This is an optimization exercise on Yosys and OpenROAD, whose aim is small area, not a production implementation.
In this exercise RTL edits were held to simulation tests only and were not proved equivalent to the original.
Some runs may be left out. An edit can pass the tests and still lose a function that they never use.
No activity file was given, so power comes from the tool's default toggle rates.

File: flow/run.sh
#!/bin/bash
# synth_recipe.tcl (not shown) runs the flow's synth.tcl, then flattens the netlist and writes it again
# the make line also repeats each setting of config.mk as NAME=value (left out here)
make -C /OpenROAD-flow-scripts/flow DESIGN_CONFIG=/design/flow/config.mk WORK_HOME=/design/flow/orfs CLKGATE_MAP_FILE= SYNTH_SCRIPT=/design/flow/synth_recipe.tcl finish
File: flow/config.mk
export PLATFORM = sky130hd
export DESIGN_NAME = Core
export DESIGN_NICKNAME = Core
export VERILOG_FILES = /design/flow/design.v
export SDC_FILE = /design/flow/constraint.sdc
export NUM_CORES = 4
export LEC_CHECK = 0
export CAP_MARGIN = 20
export CORE_MARGIN = 2
export CORE_UTILIZATION = 30
export PLACE_DENSITY = 0.45
export SLEW_MARGIN = 20
File: flow/constraint.sdc
create_clock -name core_clock -period 10.0 [get_ports {i_clk}]
set_input_delay 2.0000 -clock core_clock [delete_from_list [all_inputs] [get_ports {i_clk}]]
set_output_delay 2.0000 -clock core_clock [all_outputs]
set_load 0.01 [all_outputs]
File: flow/design.v
module Dregister_rst #(
        parameter WIDTH = 1,
        parameter [WIDTH-1:0] RESET_VALUE = {WIDTH{1'b0}}
)(
        input   wire    [WIDTH-1:0]     i,
        output  reg     [WIDTH-1:0]     o,
        input   wire                    i_clk,
        input   wire                    i_rst
);
always @(posedge i_clk or posedge i_rst)
        if(i_rst) o <= RESET_VALUE;
        else o <= i;
endmodule
module RegFile_32x64bit(
    input   wire    [4:0]   i_read_addr0,
    output  wire    [63:0]  o_read_data0,
    input   wire    [4:0]   i_read_addr1,
    output  wire    [63:0]  o_read_data1,
    input   wire            i_write,         
    input   wire    [4:0]   i_write_addr,
    input   wire    [63:0]  i_write_data,
    input   wire            i_clk,
    input   wire            i_rst
);
reg [63:0] regs [1:31];
reg [31:1] valid;
genvar g;
generate
    for (g = 1; g < 32; g = g + 1) begin : gen_reg
        always @(posedge i_clk)
            if (i_write && (i_write_addr == g)) regs[g] <= i_write_data;
        always @(posedge i_clk or posedge i_rst)
            if (i_rst) valid[g] <= 1'b0;
            else if (i_write && (i_write_addr == g)) valid[g] <= 1'b1;
    end
endgenerate
reg [63:0] rd0, rd1;
integer k;
always @* begin
    rd0 = 64'd0;
    rd1 = 64'd0;
    for (k = 1; k < 32; k = k + 1) begin
        if (i_read_addr0 == k && valid[k]) rd0 = rd0 | regs[k];
        if (i_read_addr1 == k && valid[k]) rd1 = rd1 | regs[k];
    end
    if (i_read_addr0 == 5'd29 && !valid[29]) rd0[12] = 1'b1;
    if (i_read_addr1 == 5'd29 && !valid[29]) rd1[12] = 1'b1;
end
assign o_read_data0 = rd0;
assign o_read_data1 = rd1;
endmodule
module Core(
	output wire [63:0] o_pm_addr,
	output wire o_pm_cs,
	input wire [31:0] i_pm_data,
	output wire [63:0] o_dm_addr,
	output wire o_dm_cs,
	output wire [63:0] o_dm_we,
	output wire [63:0] o_dm_data,
	input wire [63:0] i_dm_data,
	input wire i_clk,
	input wire i_rst
);
localparam T_R = 3'b000, T_I = 3'b001, T_LD = 3'b010, T_SD = 3'b011,
           T_BEQ = 3'b100, T_JALR = 3'b101, T_JAL = 3'b110, T_X = 3'b111;
localparam OP_ADD = 3'b000, OP_SUB = 3'b001, OP_AND = 3'b010, OP_OR = 3'b011,
           OP_ZERO = 3'b100;
function regwrite(input [2:0] t);
	regwrite = (t == T_R) || (t == T_I) || (t == T_LD) || (t == T_JALR) || (t == T_JAL);
endfunction
reg [63:0] PC;
reg [2:0]  IDEX_type;
reg [31:7] IDEX_raw;        
reg        IDEX_nop;        
reg [2:0]  IDEX_op;
reg        IDEX_takebranch;
reg [2:0]  EXMEM_type;
reg [4:0]  EXMEM_rd;        
reg        EXMEM_nop;
reg [63:0] EXMEM_ALUresult;
reg [63:0] EXMEM_readdata2;
reg [2:0]  MEMWB_type;
reg [4:0]  MEMWB_rd;        
reg [63:0] MEMWB_ALUresult;
wire [31:0] instruction = {i_pm_data[7:0], i_pm_data[15:8], i_pm_data[23:16], i_pm_data[31:24]};
wire [6:0] opcode = instruction[6:0];
wire [2:0] funct3 = instruction[14:12];
wire [6:0] funct7 = instruction[31:25];
wire [4:0] rs1 = instruction[19:15];
wire [4:0] rs2 = instruction[24:20];
reg [2:0] i_type;
always @* begin
	case (opcode)
	7'b0110011: i_type = T_R;
	7'b0010011: i_type = T_I;
	7'b0000011: i_type = T_LD;
	7'b0100011: i_type = T_SD;
	7'b1100011: i_type = T_BEQ;
	7'b1100111: i_type = T_JALR;
	7'b1101111: i_type = T_JAL;
	default:    i_type = T_X;
	endcase
end
reg [2:0] alu_op;
always @* begin
	if (i_type == T_BEQ) alu_op = OP_SUB;
	else if (i_type != T_R && i_type != T_I) alu_op = OP_ADD;
	else if ({funct7, funct3} == 10'b0) alu_op = OP_ADD;
	else if (i_type == T_I && funct3 == 3'b000) alu_op = OP_ADD;
	else if (i_type == T_I && funct3 == 3'b111) alu_op = OP_AND;
	else if ({funct7, funct3} == 10'b0100000000) alu_op = OP_SUB;
	else if ({funct7, funct3} == 10'b0000000111) alu_op = OP_AND;
	else if ({funct7, funct3} == 10'b0000000110) alu_op = OP_OR;
	else alu_op = OP_ZERO;
end
wire [4:0] IDEX_rs1 = IDEX_raw[19:15];
wire [4:0] IDEX_rs2 = IDEX_raw[24:20];
wire [4:0] IDEX_rd  = IDEX_raw[11:7];
wire [31:7] IDEX_instruction = IDEX_nop ? 25'd0 : IDEX_raw;
wire [63:0] IDEXA, IDEXB;
wire        updateregister;
wire [63:0] MEMWB_value;
RegFile_32x64bit reg0(
	.i_read_addr0(IDEX_rs1),
	.o_read_data0(IDEXA),
	.i_read_addr1(IDEX_rs2),
	.o_read_data1(IDEXB),
	.i_write(updateregister),
	.i_write_addr(MEMWB_rd),
	.i_write_data(MEMWB_value),
	.i_clk(i_clk),
	.i_rst(i_rst));
wire stall = (IDEX_type == T_LD) && ((IDEX_rd == rs1) || (IDEX_rd == rs2));
wire takebranch = (IDEX_type == T_BEQ) && (IDEXA == IDEXB);
wire IDEX_jal  = (IDEX_type == T_JAL);
wire IDEX_jalr = (IDEX_type == T_JALR);
wire flush = IDEX_jal || IDEX_jalr ||
             (EXMEM_type == T_JAL) || (EXMEM_type == T_JALR) ||
             (MEMWB_type == T_JAL) || (MEMWB_type == T_JALR) ||
             takebranch || stall || IDEX_takebranch;
wire [63:0] immI = {{52{IDEX_instruction[31]}}, IDEX_instruction[31:20]};
wire [63:0] immS = {{52{IDEX_instruction[31]}}, IDEX_instruction[31:25], IDEX_instruction[11:7]};
wire [21:0] immB = {{10{IDEX_instruction[31]}}, IDEX_instruction[7], IDEX_instruction[30:25], IDEX_instruction[11:8], 1'b0};
wire [21:0] immJ = {{2{IDEX_instruction[31]}}, IDEX_instruction[19:12], IDEX_instruction[20], IDEX_instruction[30:21], 1'b0};
wire        pc_from_a = IDEX_jalr && !stall;
wire [21:0] pc_off = stall ? 22'd0 :
                     takebranch ? immB - 22'd12 :
                     IDEX_jal ? immJ - 22'd8 :
                     IDEX_jalr ? immI[21:0] : 22'd4;
wire [63:0] PC_next = (pc_from_a ? IDEXA : PC) + {{42{pc_off[21]}}, pc_off};
wire EXMEM_fwd = regwrite(EXMEM_type) && (EXMEM_rd != 5'd0);
wire MEMWB_fwd = regwrite(MEMWB_type) && (MEMWB_rd != 5'd0);
wire fa_ex = EXMEM_fwd && (EXMEM_rd == IDEX_rs1);
wire fa_wb = MEMWB_fwd && (MEMWB_rd == IDEX_rs1);
wire fb_ex = EXMEM_fwd && (EXMEM_rd == IDEX_rs2);
wire fb_wb = MEMWB_fwd && (MEMWB_rd == IDEX_rs2);
wire alusrc = (IDEX_type == T_I) || (IDEX_type == T_LD) || (IDEX_type == T_SD);
wire [63:0] ALUinput1 = fa_ex ? EXMEM_ALUresult : fa_wb ? MEMWB_value : IDEXA;
wire [63:0] ALUinput2 = alusrc ? ((IDEX_type == T_SD) ? immS : immI) :
                        fb_ex ? ((EXMEM_type == T_LD) ? i_dm_data : EXMEM_ALUresult) :
                        fb_wb ? MEMWB_value : IDEXB;
reg [63:0] ALUresult;
always @* begin
	case (IDEX_op)
	OP_ADD:  ALUresult = ALUinput1 + ALUinput2;
	OP_SUB:  ALUresult = ALUinput1 - ALUinput2;
	OP_AND:  ALUresult = ALUinput1 & ALUinput2;
	OP_OR:   ALUresult = ALUinput1 | ALUinput2;
	default: ALUresult = 64'd0;
	endcase
end
wire EXMEM_mem = (EXMEM_type == T_LD) || (EXMEM_type == T_SD);
wire EXMEM_sd  = (EXMEM_type == T_SD);
assign o_dm_addr = EXMEM_mem ? {2'b00, EXMEM_ALUresult[63:2]} : 64'd0;
assign o_dm_cs   = EXMEM_mem;
assign o_dm_we   = {64{EXMEM_sd}};
assign o_dm_data = EXMEM_sd ? EXMEM_readdata2 : 64'd0;
wire [63:0] link = PC - 64'd16;
assign MEMWB_value = (MEMWB_type == T_LD) ? i_dm_data :
                     ((MEMWB_type == T_JAL) || (MEMWB_type == T_JALR)) ? link : MEMWB_ALUresult;
assign updateregister = regwrite(MEMWB_type) && (MEMWB_rd != 5'd0);
wire [63:0] pm_word = {2'b00, PC[63:2]};
assign o_pm_addr = stall ? pm_word - 64'd1 : pm_word;
assign o_pm_cs = 1'b1;
always @(posedge i_clk or posedge i_rst)
	if (i_rst) begin
		PC <= 64'd0;
		IDEX_type <= T_X;
		IDEX_takebranch <= 1'b0;
		EXMEM_type <= T_X;
		MEMWB_type <= T_X;
	end else begin
		PC <= PC_next;
		IDEX_type <= i_type;
		IDEX_takebranch <= takebranch;
		EXMEM_type <= IDEX_type;
		MEMWB_type <= EXMEM_type;
	end
always @(posedge i_clk) begin
	IDEX_raw <= instruction[31:7];
	IDEX_nop <= flush;
	IDEX_op <= alu_op;
	EXMEM_rd <= IDEX_rd;
	EXMEM_nop <= IDEX_nop;
	EXMEM_ALUresult <= ALUresult;
	EXMEM_readdata2 <= IDEXB;
	MEMWB_rd <= EXMEM_nop ? 5'd0 : EXMEM_rd;
	MEMWB_ALUresult <= EXMEM_ALUresult;
end
endmodule
==> key figures, run 1 <==
Timing
  • Final setup fails: 1
  • RSZ-0062 raised after global routing: true
  • Slew Limit Fails: 7
  • Worst setup margin: -0.00315 ns
  • Final min period: roughly 10 ns

Worst setup path
  • Worst reg2reg endpoint: PC[58]
  • Worst R2R Path Depth: 33
  • CP peak stage delay: about 1.1 ns
  • CP endpoint kind: flip-flop
  • Crit Path Max Fanout: 18

Logic synthesis
  • Yosys top cell area share: 0.511
  • Synth Area in Compound Gates: 0.172
  • Main synth FF type: edfxtp_1
  • Mux cell area share after synthesis: 0.00709
  • Post-Synth Adder-Cell Area: 0.0160
  • Leading area contributor after synthesis: edfxtp_1
  • Combinational family with the most area after synthesis: compound AO/OA/AOI/OAI gates
  • Largest cells by area after synthesis: edfxtp_1 (51%), a22oi_1 (4.6%), nand2_1 (4.0%), dfxtp_1 (4.0%), and3_1 (2.4%)

Global route
  • Initial antenna violation count: between 150 and 200
  • Global route total overflow: 0
  • Met1 Usage GRT: 0.551

Outcome
  • Outcome: failed layout checks
  • Layout violations: capacitance limit, slew limit, setup timing

Drt
  • # DRC: 0
  • DR pass1 iterations: 9

Run
  • Maximum capacitance violations: 1

Die
  • Initial Util: 0.302

Power and ir drop
  • Worst ir drop on vdd: approximately 130 uV
-- run 1: registers in the layout, indices dropped and copies added, names as in the netlist --
signal,flops
reg0.regs,1984
EXMEM_ALUresult,64
EXMEM_readdata2,64
MEMWB_ALUresult,64
PC,64
reg0.valid,31
IDEX_raw,25
EXMEM_rd,5
MEMWB_rd,5
EXMEM_type,3
IDEX_op,3
IDEX_type,3
MEMWB_type,3
EXMEM_nop,1
IDEX_nop,1
IDEX_takebranch,1
-- run 1: layer usage --
metal  vias up  part of all wire
li1      43397                 -
met1     60976              0.36
met2     12853              0.40
met3      3519              0.15
met4        54             0.090
met5         -           0.00071
-- run 1: cell families (layout without fill, tap and decap cells) --
logic type,after synthesis,in the layout
xor+xnor,372,372
other cells,2,142
compound gates,2762,2762
buf+inv,979,2198
simple gates,3833,3833
flops,2321,2321
fa+ha+maj,151,151
mux,82,82
-- run 1: power breakdown --
part           switching, mW  internal (mW)  total [mW]  leakage (nW)
Clock                   4.75           6.19        10.9          4.58
Sequential             0.746           11.5        12.2          21.2
Combinational           4.25           1.71        5.97          26.7
-- run 1: worst min path at each step --
stage / startpoint / depth (start not counted) / endpoint
2_1_floorplan: IDEX_raw[7] / 0 / EXMEM_rd[0]
5_1_grt: EXMEM_ALUresult[1] / 0 / MEMWB_ALUresult[1]
3_5_place_dp: EXMEM_ALUresult[1] / 0 / MEMWB_ALUresult[1]
6_report: EXMEM_ALUresult[1] / 0 / MEMWB_ALUresult[1]
3_3_place_gp: EXMEM_ALUresult[1] / 0 / MEMWB_ALUresult[1]
4_1_cts: EXMEM_ALUresult[1] / 0 / MEMWB_ALUresult[1]
-- run 1: critical path, delay by kind of cell (launching register included) --
| family | cells | cell delay (ns) |
|---|---|---|
| compound gates | 11 | 3.76 |
| simple gates | 11 | 3.20 |
| buf+inv | 8 | 1.69 |
| xor+xnor | 2 | 0.46 |
| fa+ha+maj | 1 | 0.41 |
| flops | 1 | 0.32 |
-- run 1: cell usage in the layout, fill, tap and decap left out, types with 241 or more instances in the layout --
cell type and count:
buf_4 1119, a21oi_1 266, clkdlybuf4s50_1 352, clkbuf_16 302, o21ai_0 332, nand4_1 270
nor2_1 402, nand3_1 510, edfxtp_1 1984, o22ai_1 241, nand2_1 1235, a22oi_1 706
and3_1 424
-- run 1: final cells by class --
cell class | count | area (sq um)
Tap cell | 5175 | 6470
Clock inverter | 164 | 1610
Fill cell | 37718 | 242000
Timing Repair Buffer | 1568 | 13800
Clock buffer | 360 | 7840
Sequential cell | 2321 | 66900
Antenna cell | 139 | 348
Multi-Input combinational cell | 7203 | 46700
Inverter | 106 | 403
-- run 1: what timing repair did --
action	in CTS	in global routing
endpoints found under the setup margin	22	13
endpoints found under the hold margin	0	0
hold buffers	0	0
pin swaps	1	2
setup buffers	6	1
gates resized for setup	17	19
-- run 1: through the flow --
step                worst slack, ns  instance area, sq um  utilization
detailed placement            -1.17                134000        0.347
finish                     -0.00315                144000        0.373
floorplan                      1.98                116000            -
global placement              -2.05                134000        0.347
CTS                          0.0131                144000        0.372
global route                -0.0457                144000        0.373
Figure 1. Placement view (run 1).
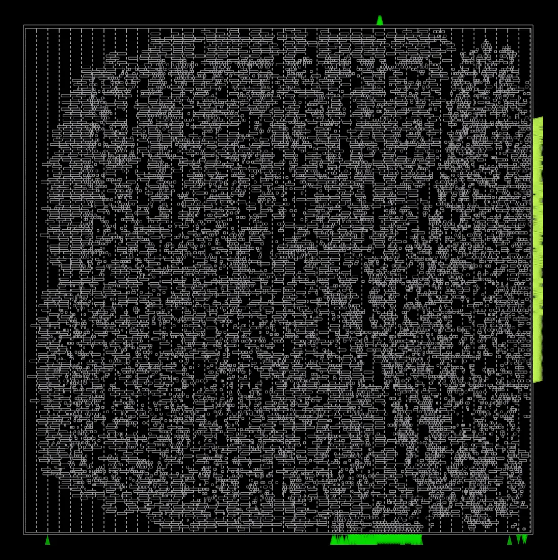
Seq area share: 0.464
Post-Layout Cell Count: 17036
TAP cells: 5175
seq_cells: 2321
Core Area: 0.386 sq mm

Figure 2. Supply network (run 1).
The bar under the picture is 200 microns long. Pins as bars on the die edge. Tap cells in grey.
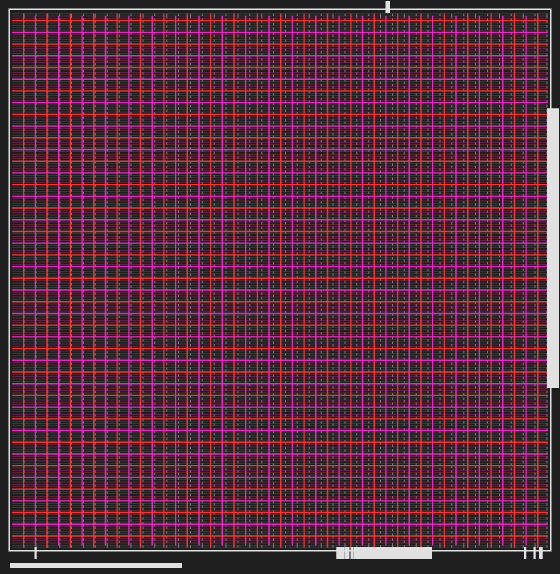
magenta -> VDD
red -> VSS
rows = 228
signal pins = 356
met5 straps = 45
tap cells = 5175
die height: 627 microns
Die Width: 627 microns

Figure 3. Routed metal, one colour a layer (run 1).
Two of the layers only.
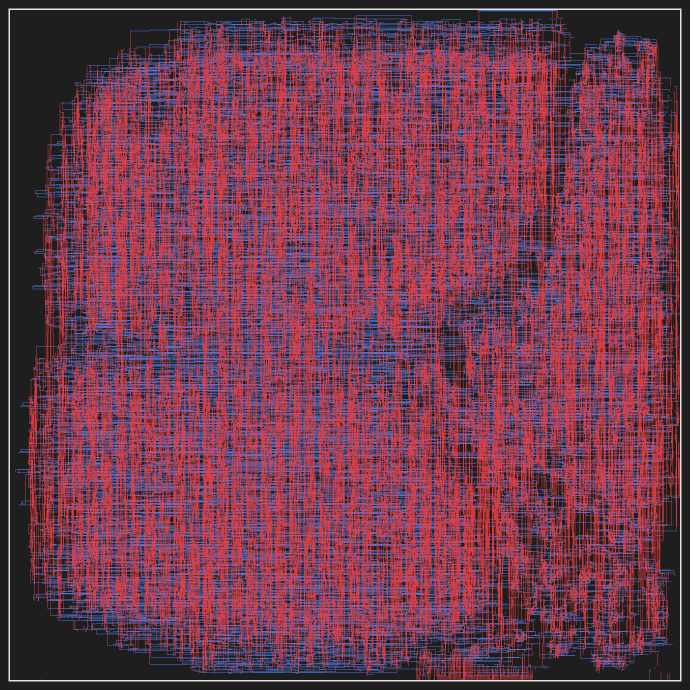
blue -> met1  # wire length 333 mm
red -> met2  # wire length 367 mm
post-DR wirelength/cell: 54.1 microns
Tot GR Track Use: 0.452
via count: 120799
drt total wl: 922000 microns

==> run 2: a larger rewrite; changed files in full <==
removed: flow/run.sh
==> flow/design.v <==
module Dregister_rst #(
        parameter WIDTH = 1,
        parameter [WIDTH-1:0] RESET_VALUE = {WIDTH{1'b0}}
)(
        input   wire    [WIDTH-1:0]     i,
        output  reg     [WIDTH-1:0]     o,
        input   wire                    i_clk,
        input   wire                    i_rst
);
always @(posedge i_clk or posedge i_rst)
        if(i_rst) o <= RESET_VALUE;
        else o <= i;
endmodule
module RegFile_ao3(
    input  wire s0, d0,
    input  wire s1, d1,
    input  wire s2, d2,
    output wire y_n
);
assign y_n = ~((s0 & d0) | (s1 & d1) | (s2 & d2));
endmodule
module RegFile_wbit(
    input  wire we_n,
    input  wire wd_n,
    input  wire q,
    output wire d
);
assign d = ~((we_n | wd_n) & ~(we_n & q));
endmodule
module Core_pfx_and #(
    parameter N = 60
)(
    input  wire [N-1:0] x,
    output wire [N-1:0] y
);
localparam L = 6;    
wire [N-1:0] A [0:L];
assign A[0] = x;
genvar l, i;
generate
    for (l = 0; l < L; l = l + 1) begin : lvl
        for (i = 0; i < N; i = i + 1) begin : col
            if ((i >> l) & 1) begin : node
                localparam integer J = ((i >> l) << l) - 1;
                assign A[l+1][i] = A[l][i] & A[l][J];
            end else begin : pass
                assign A[l+1][i] = A[l][i];
            end
        end
    end
endgenerate
assign y = A[L];
endmodule
module Core(
	output wire [63:0] o_pm_addr,
	output wire o_pm_cs,
	input wire [31:0] i_pm_data,
	output wire [63:0] o_dm_addr,
	output wire o_dm_cs,
	output wire [63:0] o_dm_we,
	output wire [63:0] o_dm_data,
	input wire [63:0] i_dm_data,
	input wire i_clk,
	input wire i_rst
);
localparam T_R = 3'b000, T_I = 3'b001, T_LD = 3'b010, T_SD = 3'b011,
           T_BEQ = 3'b100, T_JALR = 3'b101, T_JAL = 3'b110, T_X = 3'b111;
localparam OP_ADD = 3'b000, OP_SUB = 3'b001, OP_AND = 3'b010, OP_OR = 3'b011,
           OP_ZERO = 3'b100;
function regwrite(input [2:0] t);
	regwrite = (t == T_R) || (t == T_I) || (t == T_LD) || (t == T_JALR) || (t == T_JAL);
endfunction
reg [63:0] PC;
reg [2:0]  IDEX_type;
reg [31:7] IDEX_raw;        
reg        IDEX_nop;        
reg [2:0]  IDEX_op;
reg        IDEX_takebranch;
reg [2:0]  EXMEM_type;
reg [4:0]  EXMEM_rd;        
reg        EXMEM_nop;
reg [63:0] EXMEM_ALUresult;
reg [63:0] EXMEM_readdata2;
reg [2:0]  MEMWB_type;
reg [4:0]  MEMWB_rd;        
reg [63:0] MEMWB_ALUresult;
wire [31:0] instruction = {i_pm_data[7:0], i_pm_data[15:8], i_pm_data[23:16], i_pm_data[31:24]};
wire [6:0] opcode = instruction[6:0];
wire [2:0] funct3 = instruction[14:12];
wire [6:0] funct7 = instruction[31:25];
wire [4:0] rs1 = instruction[19:15];
wire [4:0] rs2 = instruction[24:20];
reg [2:0] i_type;
always @* begin
	case (opcode)
	7'b0110011: i_type = T_R;
	7'b0010011: i_type = T_I;
	7'b0000011: i_type = T_LD;
	7'b0100011: i_type = T_SD;
	7'b1100011: i_type = T_BEQ;
	7'b1100111: i_type = T_JALR;
	7'b1101111: i_type = T_JAL;
	default:    i_type = T_X;
	endcase
end
reg [2:0] alu_op;
always @* begin
	if (i_type == T_BEQ) alu_op = OP_SUB;
	else if (i_type != T_R && i_type != T_I) alu_op = OP_ADD;
	else if ({funct7, funct3} == 10'b0) alu_op = OP_ADD;
	else if (i_type == T_I && funct3 == 3'b000) alu_op = OP_ADD;
	else if (i_type == T_I && funct3 == 3'b111) alu_op = OP_AND;
	else if ({funct7, funct3} == 10'b0100000000) alu_op = OP_SUB;
	else if ({funct7, funct3} == 10'b0000000111) alu_op = OP_AND;
	else if ({funct7, funct3} == 10'b0000000110) alu_op = OP_OR;
	else alu_op = OP_ZERO;
end
wire [4:0] IDEX_rs1 = IDEX_raw[19:15];
wire [4:0] IDEX_rs2 = IDEX_raw[24:20];
wire [4:0] IDEX_rd  = IDEX_raw[11:7];
wire [31:7] IDEX_instruction = IDEX_nop ? 25'd0 : IDEX_raw;
wire [63:0] IDEXA, IDEXB;
wire        updateregister;
wire [63:0] MEMWB_value;
reg [31*64-1:0] rf;
reg [31:1]      rf_valid;
wire [63:0] wd_n = ~MEMWB_value;
wire [31:1] sel0, sel1;
wire [63:0] rfq [1:31];
genvar g, b;
generate
	for (g = 1; g < 32; g = g + 1) begin : gen_reg
		wire we = updateregister && (MEMWB_rd == g);
		wire [63:0] d;
		assign rfq[g] = rf[(g-1)*64 +: 64];
		for (b = 0; b < 64; b = b + 1) begin : gen_bit
			RegFile_wbit wb(.we_n(~we), .wd_n(wd_n[b]), .q(rfq[g][b]), .d(d[b]));
		end
		always @(posedge i_clk)
			rf[(g-1)*64 +: 64] <= d;
		always @(posedge i_clk or posedge i_rst)
			if (i_rst) rf_valid[g] <= 1'b0;
			else if (we) rf_valid[g] <= 1'b1;
		assign sel0[g] = (IDEX_rs1 == g) && rf_valid[g];
		assign sel1[g] = (IDEX_rs2 == g) && rf_valid[g];
	end
	for (b = 0; b < 64; b = b + 1) begin : gen_rd
		wire [10:0] t0, t1;
		assign t0[10] = ~(sel0[31] & rfq[31][b]);
		assign t1[10] = ~(sel1[31] & rfq[31][b]);
		for (g = 0; g < 10; g = g + 1) begin : gen_grp
			RegFile_ao3 r0(.s0(sel0[3*g+1]), .d0(rfq[3*g+1][b]), .s1(sel0[3*g+2]), .d1(rfq[3*g+2][b]),
			               .s2(sel0[3*g+3]), .d2(rfq[3*g+3][b]), .y_n(t0[g]));
			RegFile_ao3 r1(.s0(sel1[3*g+1]), .d0(rfq[3*g+1][b]), .s1(sel1[3*g+2]), .d1(rfq[3*g+2][b]),
			               .s2(sel1[3*g+3]), .d2(rfq[3*g+3][b]), .y_n(t1[g]));
		end
		if (b == 12) begin : gen_x29
			assign IDEXA[b] = ~&t0 | ((IDEX_rs1 == 5'd29) && !rf_valid[29]);
			assign IDEXB[b] = ~&t1 | ((IDEX_rs2 == 5'd29) && !rf_valid[29]);
		end else begin : gen_plain
			assign IDEXA[b] = ~&t0;
			assign IDEXB[b] = ~&t1;
		end
	end
endgenerate
wire stall = (IDEX_type == T_LD) && ((IDEX_rd == rs1) || (IDEX_rd == rs2));
wire takebranch = (IDEX_type == T_BEQ) && (IDEXA == IDEXB);
wire IDEX_jal  = (IDEX_type == T_JAL);
wire IDEX_jalr = (IDEX_type == T_JALR);
wire flush = IDEX_jal || IDEX_jalr ||
             (EXMEM_type == T_JAL) || (EXMEM_type == T_JALR) ||
             (MEMWB_type == T_JAL) || (MEMWB_type == T_JALR) ||
             takebranch || stall || IDEX_takebranch;
wire [63:0] immI = {{52{IDEX_instruction[31]}}, IDEX_instruction[31:20]};
wire [63:0] immS = {{52{IDEX_instruction[31]}}, IDEX_instruction[31:25], IDEX_instruction[11:7]};
wire [21:0] immB = {{10{IDEX_instruction[31]}}, IDEX_instruction[7], IDEX_instruction[30:25], IDEX_instruction[11:8], 1'b0};
wire [21:0] immJ = {{2{IDEX_instruction[31]}}, IDEX_instruction[19:12], IDEX_instruction[20], IDEX_instruction[30:21], 1'b0};
wire        pc_from_a = IDEX_jalr && !stall;
wire [21:0] pc_off = stall ? 22'd0 :
                     takebranch ? immB - 22'd12 :
                     IDEX_jal ? immJ - 22'd8 :
                     IDEX_jalr ? immI[21:0] : 22'd4;
wire [63:0] PC_next = (pc_from_a ? IDEXA : PC) + {{42{pc_off[21]}}, pc_off};
wire EXMEM_fwd = regwrite(EXMEM_type) && (EXMEM_rd != 5'd0);
wire MEMWB_fwd = regwrite(MEMWB_type) && (MEMWB_rd != 5'd0);
wire fa_ex = EXMEM_fwd && (EXMEM_rd == IDEX_rs1);
wire fa_wb = MEMWB_fwd && (MEMWB_rd == IDEX_rs1);
wire fb_ex = EXMEM_fwd && (EXMEM_rd == IDEX_rs2);
wire fb_wb = MEMWB_fwd && (MEMWB_rd == IDEX_rs2);
wire alusrc = (IDEX_type == T_I) || (IDEX_type == T_LD) || (IDEX_type == T_SD);
wire [63:0] ALUinput1 = fa_ex ? EXMEM_ALUresult : fa_wb ? MEMWB_value : IDEXA;
wire [63:0] ALUinput2 = alusrc ? ((IDEX_type == T_SD) ? immS : immI) :
                        fb_ex ? ((EXMEM_type == T_LD) ? i_dm_data : EXMEM_ALUresult) :
                        fb_wb ? MEMWB_value : IDEXB;
wire        alu_sub = (IDEX_op == OP_SUB);
wire [64:0] alu_sum = {ALUinput1, 1'b1} + {ALUinput2 ^ {64{alu_sub}}, alu_sub};
reg [63:0] ALUresult;
always @* begin
	case (IDEX_op)
	OP_ADD, OP_SUB: ALUresult = alu_sum[64:1];
	OP_AND:  ALUresult = ALUinput1 & ALUinput2;
	OP_OR:   ALUresult = ALUinput1 | ALUinput2;
	default: ALUresult = 64'd0;
	endcase
end
wire EXMEM_mem = (EXMEM_type == T_LD) || (EXMEM_type == T_SD);
wire EXMEM_sd  = (EXMEM_type == T_SD);
assign o_dm_addr = EXMEM_mem ? {2'b00, EXMEM_ALUresult[63:2]} : 64'd0;
assign o_dm_cs   = EXMEM_mem;
assign o_dm_we   = {64{EXMEM_sd}};
assign o_dm_data = EXMEM_sd ? EXMEM_readdata2 : 64'd0;
wire [64:4] pc_z;
assign pc_z[4] = 1'b1;
Core_pfx_and #(.N(60)) pc_zero(.x(~PC[63:4]), .y(pc_z[64:5]));
wire [63:0] link = {PC[63:4] ^ pc_z[63:4], PC[3:0]};
assign MEMWB_value = (MEMWB_type == T_LD) ? i_dm_data :
                     ((MEMWB_type == T_JAL) || (MEMWB_type == T_JALR)) ? link : MEMWB_ALUresult;
assign updateregister = regwrite(MEMWB_type) && (MEMWB_rd != 5'd0);
wire pm_borrow = stall && !PC[2] && !PC[3];
assign o_pm_addr = {{2{pm_borrow && pc_z[64]}},
                    PC[63:4] ^ ({60{pm_borrow}} & pc_z[63:4]),
                    PC[3] ^ (stall && !PC[2]),
                    PC[2] ^ stall};
assign o_pm_cs = 1'b1;
always @(posedge i_clk or posedge i_rst)
	if (i_rst) begin
		PC <= 64'd0;
		IDEX_type <= T_X;
		IDEX_takebranch <= 1'b0;
		EXMEM_type <= T_X;
		MEMWB_type <= T_X;
	end else begin
		PC <= PC_next;
		IDEX_type <= i_type;
		IDEX_takebranch <= takebranch;
		EXMEM_type <= IDEX_type;
		MEMWB_type <= EXMEM_type;
	end
always @(posedge i_clk) begin
	IDEX_raw <= instruction[31:7];
	IDEX_nop <= flush;
	IDEX_op <= alu_op;
	EXMEM_rd <= IDEX_rd;
	EXMEM_nop <= IDEX_nop;
	EXMEM_ALUresult <= ALUresult;
	EXMEM_readdata2 <= IDEXB;
	MEMWB_rd <= EXMEM_nop ? 5'd0 : EXMEM_rd;
	MEMWB_ALUresult <= EXMEM_ALUresult;
end
endmodule
==> flow/flow/run.sh <==
#!/bin/bash
# Layout flow: the standard ORFS flow (standard.sh: unchanged synthesis,
# floorplan, power grid, placement, routing and finish), run on 8 threads,
# with two settings that ORFS reads from the environment:
#  - port buffers use the smallest buffer (sky130_fd_sc_hd__buf_1) instead of
#    ORFS's default choice; every input and output port still gets a buffer;
#  - clock tree synthesis without dummy loads.
# Each ORFS step writes its full log under orfs/logs/; standard.sh's own
# output goes to standard.log here.
set -euo pipefail
export BUFFER_PORTS_ARGS="-buffer_cell sky130_fd_sc_hd__buf_1"
export CTS_ARGS="-sink_clustering_enable -repair_clock_nets -dont_use_dummy_load"
bash standard.sh NUM_CORES=8 finish > standard.log 2>&1
==> flow/standard.sh <==
#!/bin/bash
# synth_recipe.tcl (not shown) runs the flow's synth.tcl, then flattens the netlist and writes it again
# the make line also repeats each setting of config.mk as NAME=value (left out here)
make -C /OpenROAD-flow-scripts/flow DESIGN_CONFIG=/design/flow/config.mk WORK_HOME=/design/flow/orfs CLKGATE_MAP_FILE= SYNTH_SCRIPT=/design/flow/synth_recipe.tcl "${@:-finish}"
==> flow/config.mk <==
export PLATFORM = sky130hd
export DESIGN_NAME = Core
export DESIGN_NICKNAME = Core
export VERILOG_FILES = /design/flow/design.v
export SDC_FILE = /design/flow/constraint.sdc
export NUM_CORES = 4
export LEC_CHECK = 0
export CAP_MARGIN = 30
export CORE_MARGIN = 2
export CORE_UTILIZATION = 35
export PLACE_DENSITY = 0.45
export SETUP_SLACK_MARGIN = 0.3
export SLEW_MARGIN = 30
export SYNTH_HIERARCHICAL = 1
Figure 4. Placement view (run 2).
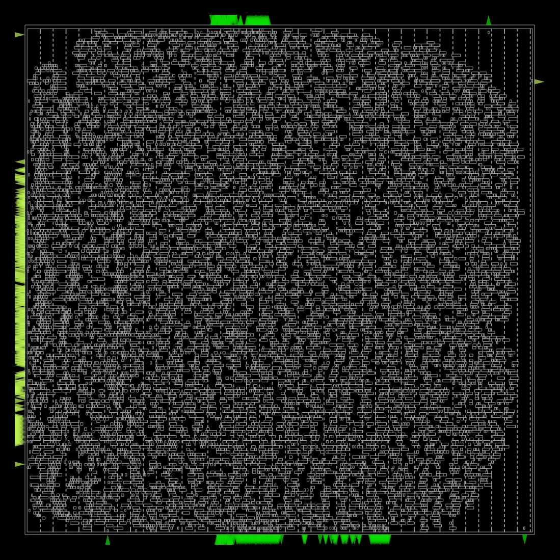
Seq area share: 0.390
final core utilization: 0.414

Figure 5. Supply network (run 2).
The bar under the picture is 200 microns long. Pins as bars on the die edge. Tap cells in grey.
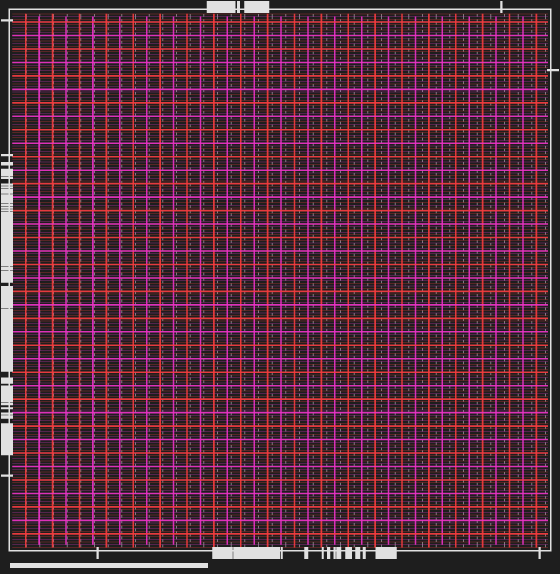
red -> VSS
magenta -> VDD
signal pins = 356
met4 straps = 39
rows = 198
met5 straps = 39
met1 rails = 199
die height: 545 microns
Die Width: 545 microns
worst ir drop on vdd: 142 uV

Figure 6. Routed metal, one colour a layer (run 2).
Two of the layers only.
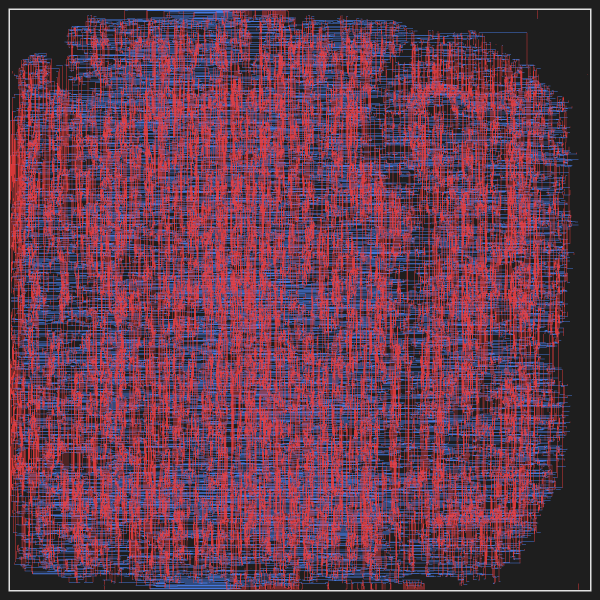
drt total wl: 590000 microns
post-DR wirelength/cell: 35.7 microns

==> key figures, run 2 <==
Finish
  • Register area: 0.0470 sq mm (-30%)
  • Final #Nets: about 13000
  • Post-Layout Cell Count: 16514 (-3.1%)
  • Max FFs per register: 1984 (unchanged)
  • Fillers: 29272 (-22%)
  • Commonest non-fill, non-tap cell in the layout: nand2_1
  • Most frequent cells in the layout: nand2_1 (2583), dfxtp_1 (2210), o21ai_1 (1994)
  • Most flops, register: rf
  • Multi-input gate area: 0.0545 sq mm (+17%)

Global route
  • Initial antenna violation count: 72 (-58%)
  • Tot GR Track Use: 0.377 (-0.0752)
  • Global-route wire length before repair: just over 800000 microns
  • Vias in the first global route: just under 100k
  • Global route total overflow: 0 (unchanged)

CTS
  • CTS Hold Bufs: 0 (unchanged)

Timing
  • Final setup fails: 0 (-1)
  • Slew Limit Fails: 0 (-7)
  • Worst setup margin: 0.228 ns (+0.232 ns)
  • RSZ-0062 raised after global routing: false
  • Final min period: 9.77 ns (-0.232 ns)

Logic synthesis
  • Xor and xnor area share after synthesis: 0.0336
  • Combinational family with the most area after synthesis: compound AO/OA/AOI/OAI gates
  • Synth Area in Compound Gates: 0.301 (+0.129)
  • Synth Instances: between 10000 and 15000
  • Mux cell area share after synthesis: 0.00910 (+0.00201)
  • Main synth FF type: dfxtp_1
  • Post-Synth Adder-Cell Area: 0.0204 (+0.00435)
  • Yosys top cell area share: 0.433 (-0.0788)
  • Leading area contributor after synthesis: dfxtp_1

Worst setup path
  • CP endpoint kind: flip-flop
  • CP peak stage delay: 0.72 ns (-0.36 ns)
  • Critical path arrival: approximately 11 ns
  • CP top delay family: compound AO/OA/AOI/OAI gates
  • Worst path bufs/invs: 9 (+1)
  • Crit Path Max Fanout: 27 (+9)
  • Most common cell on crit path: buf_4

Die
  • Die area: 0.297 sq mm
  • Initial Util: 0.352 (+0.0502)

Drt
  • # DRC: 0 (unchanged)
  • DR pass1 iterations: 15 (+6)
  • Via count: 108066 (-11%)

Run
  • Maximum capacitance violations: 0 (-1)

Placement
  • Pre-CTS WS: -0.141 ns (+1.02 ns)

Outcome
  • Outcome: no timing/DRC/antenna violations
run 2: cell count changes after synthesis, sizes merged, moves of 174 or more:
cell / before / now
nor2: 454 / 268
o21ai: 375 / 2380
a22oi: 707 / 2
nand2: 1244 / 2615
o22ai: 242 / 14
dfxtp: 232 / 2216
a222oi: 30 / 1280
edfxtp: 1984 / 0
and3: 450 / 153
clkbuf: 603 / 209
a32oi: 174 / 0
nand3: 515 / 40
run 2: per-module statistics from Yosys, one instance, submodules excluded, excerpt:
module        flops+latches  cells
Core                   2321   6314
RegFile_ao3               0      1
RegFile_wbit              0      2
run 2: power by group:
group	switching, mW	internal (mW)
logic	4.34	1.83
registers	1.47	10.7
clock network	3.90	4.83
run 2: worst paths after layout:
path,start,endpoint,slack (ns),cells after the start
setup / recovery,IDEX_raw[17],PC[60],0.23,33
min in group asynchronous,i_rst,PC[16],1.06,2
hold / removal,EXMEM_ALUresult[1],MEMWB_ALUresult[1],0.37,0
setup reg to reg,IDEX_raw[17],PC[60],0.23,33
max in group asynchronous,i_rst,rf_valid[25],7.73,3
hold reg to reg,EXMEM_ALUresult[1],MEMWB_ALUresult[1],0.37,0
run 2: cell type report:
type,instances,share of cell area
inverter,151,0.00472
timing repair buffer,941,0.0543
tap,3900,0.0405
multi-input combinational,8885,0.452
clock buffer,276,0.0573
sequential,2321,0.390
antenna,40,0.000831
run 2: metal layers:
layer,vias up,part of all wire,track usage
li1,47471,-,-
met5,-,0.00073,0.00353
met4,39,0.060,0.193
met3,1382,0.13,0.118
met1,51834,0.40,0.496
met2,7340,0.41,0.552
run 2: timing repair:
action                                  CTS  global route
buffers inserted                          0             0
gates cloned                              0             1
pin swaps                                 0             3
gates resized for setup                   3            10
endpoints found under the setup margin   15            14
run 2: kinds of logic (layout without fill, tap and decap cells):
group	after synthesis	count (layout)
fa+ha+maj	175	175
simple gates	3731	3732
compound gates	4492	4492
mux	90	90
buf+inv	479	1368
flops	2321	2321
other cells	2	43
xor+xnor	393	393
run 2: metrics by stage:
| step | util | hold WS (ns) | cell area, sq um |
|---|---|---|---|
| after global placement | 0.388 | 0.371 | 113000 |
| after detailed placement | 0.389 | 0.373 | 113000 |
| final | 0.414 | 0.373 | 120000 |
| after CTS | 0.412 | 0.357 | 120000 |
| after floorplan | - | 0.329 | 103000 |
| after global routing | 0.413 | 0.367 | 120000 |

-- static timing again, ports no longer ideal --
How much do the figures lean on ideal ports? The routed layouts below were timed once more, with nothing changed but the port constraints. Step 1 assumes that a clkbuf_16 drives the clock port and a buf_2 every other input. Step 2 also shifts input and output timing later by t, the mid clock arrival at the registers, as if the neighbouring blocks saw the same clock. a / b / c = ideal ports / drivers / drivers and shift; a / b = the first two.
| run | t (ns) | slack for setup (ns) | clock arrival spread, ns |
|---|---|---|---|
| run 1 | 1.096 | -0.003 / -0.003 / -0.003 | 0.067 / 0.068 |
| run 2 | 1.018 | 0.228 / 0.228 / 0.228 | 0.106 / 0.107 |
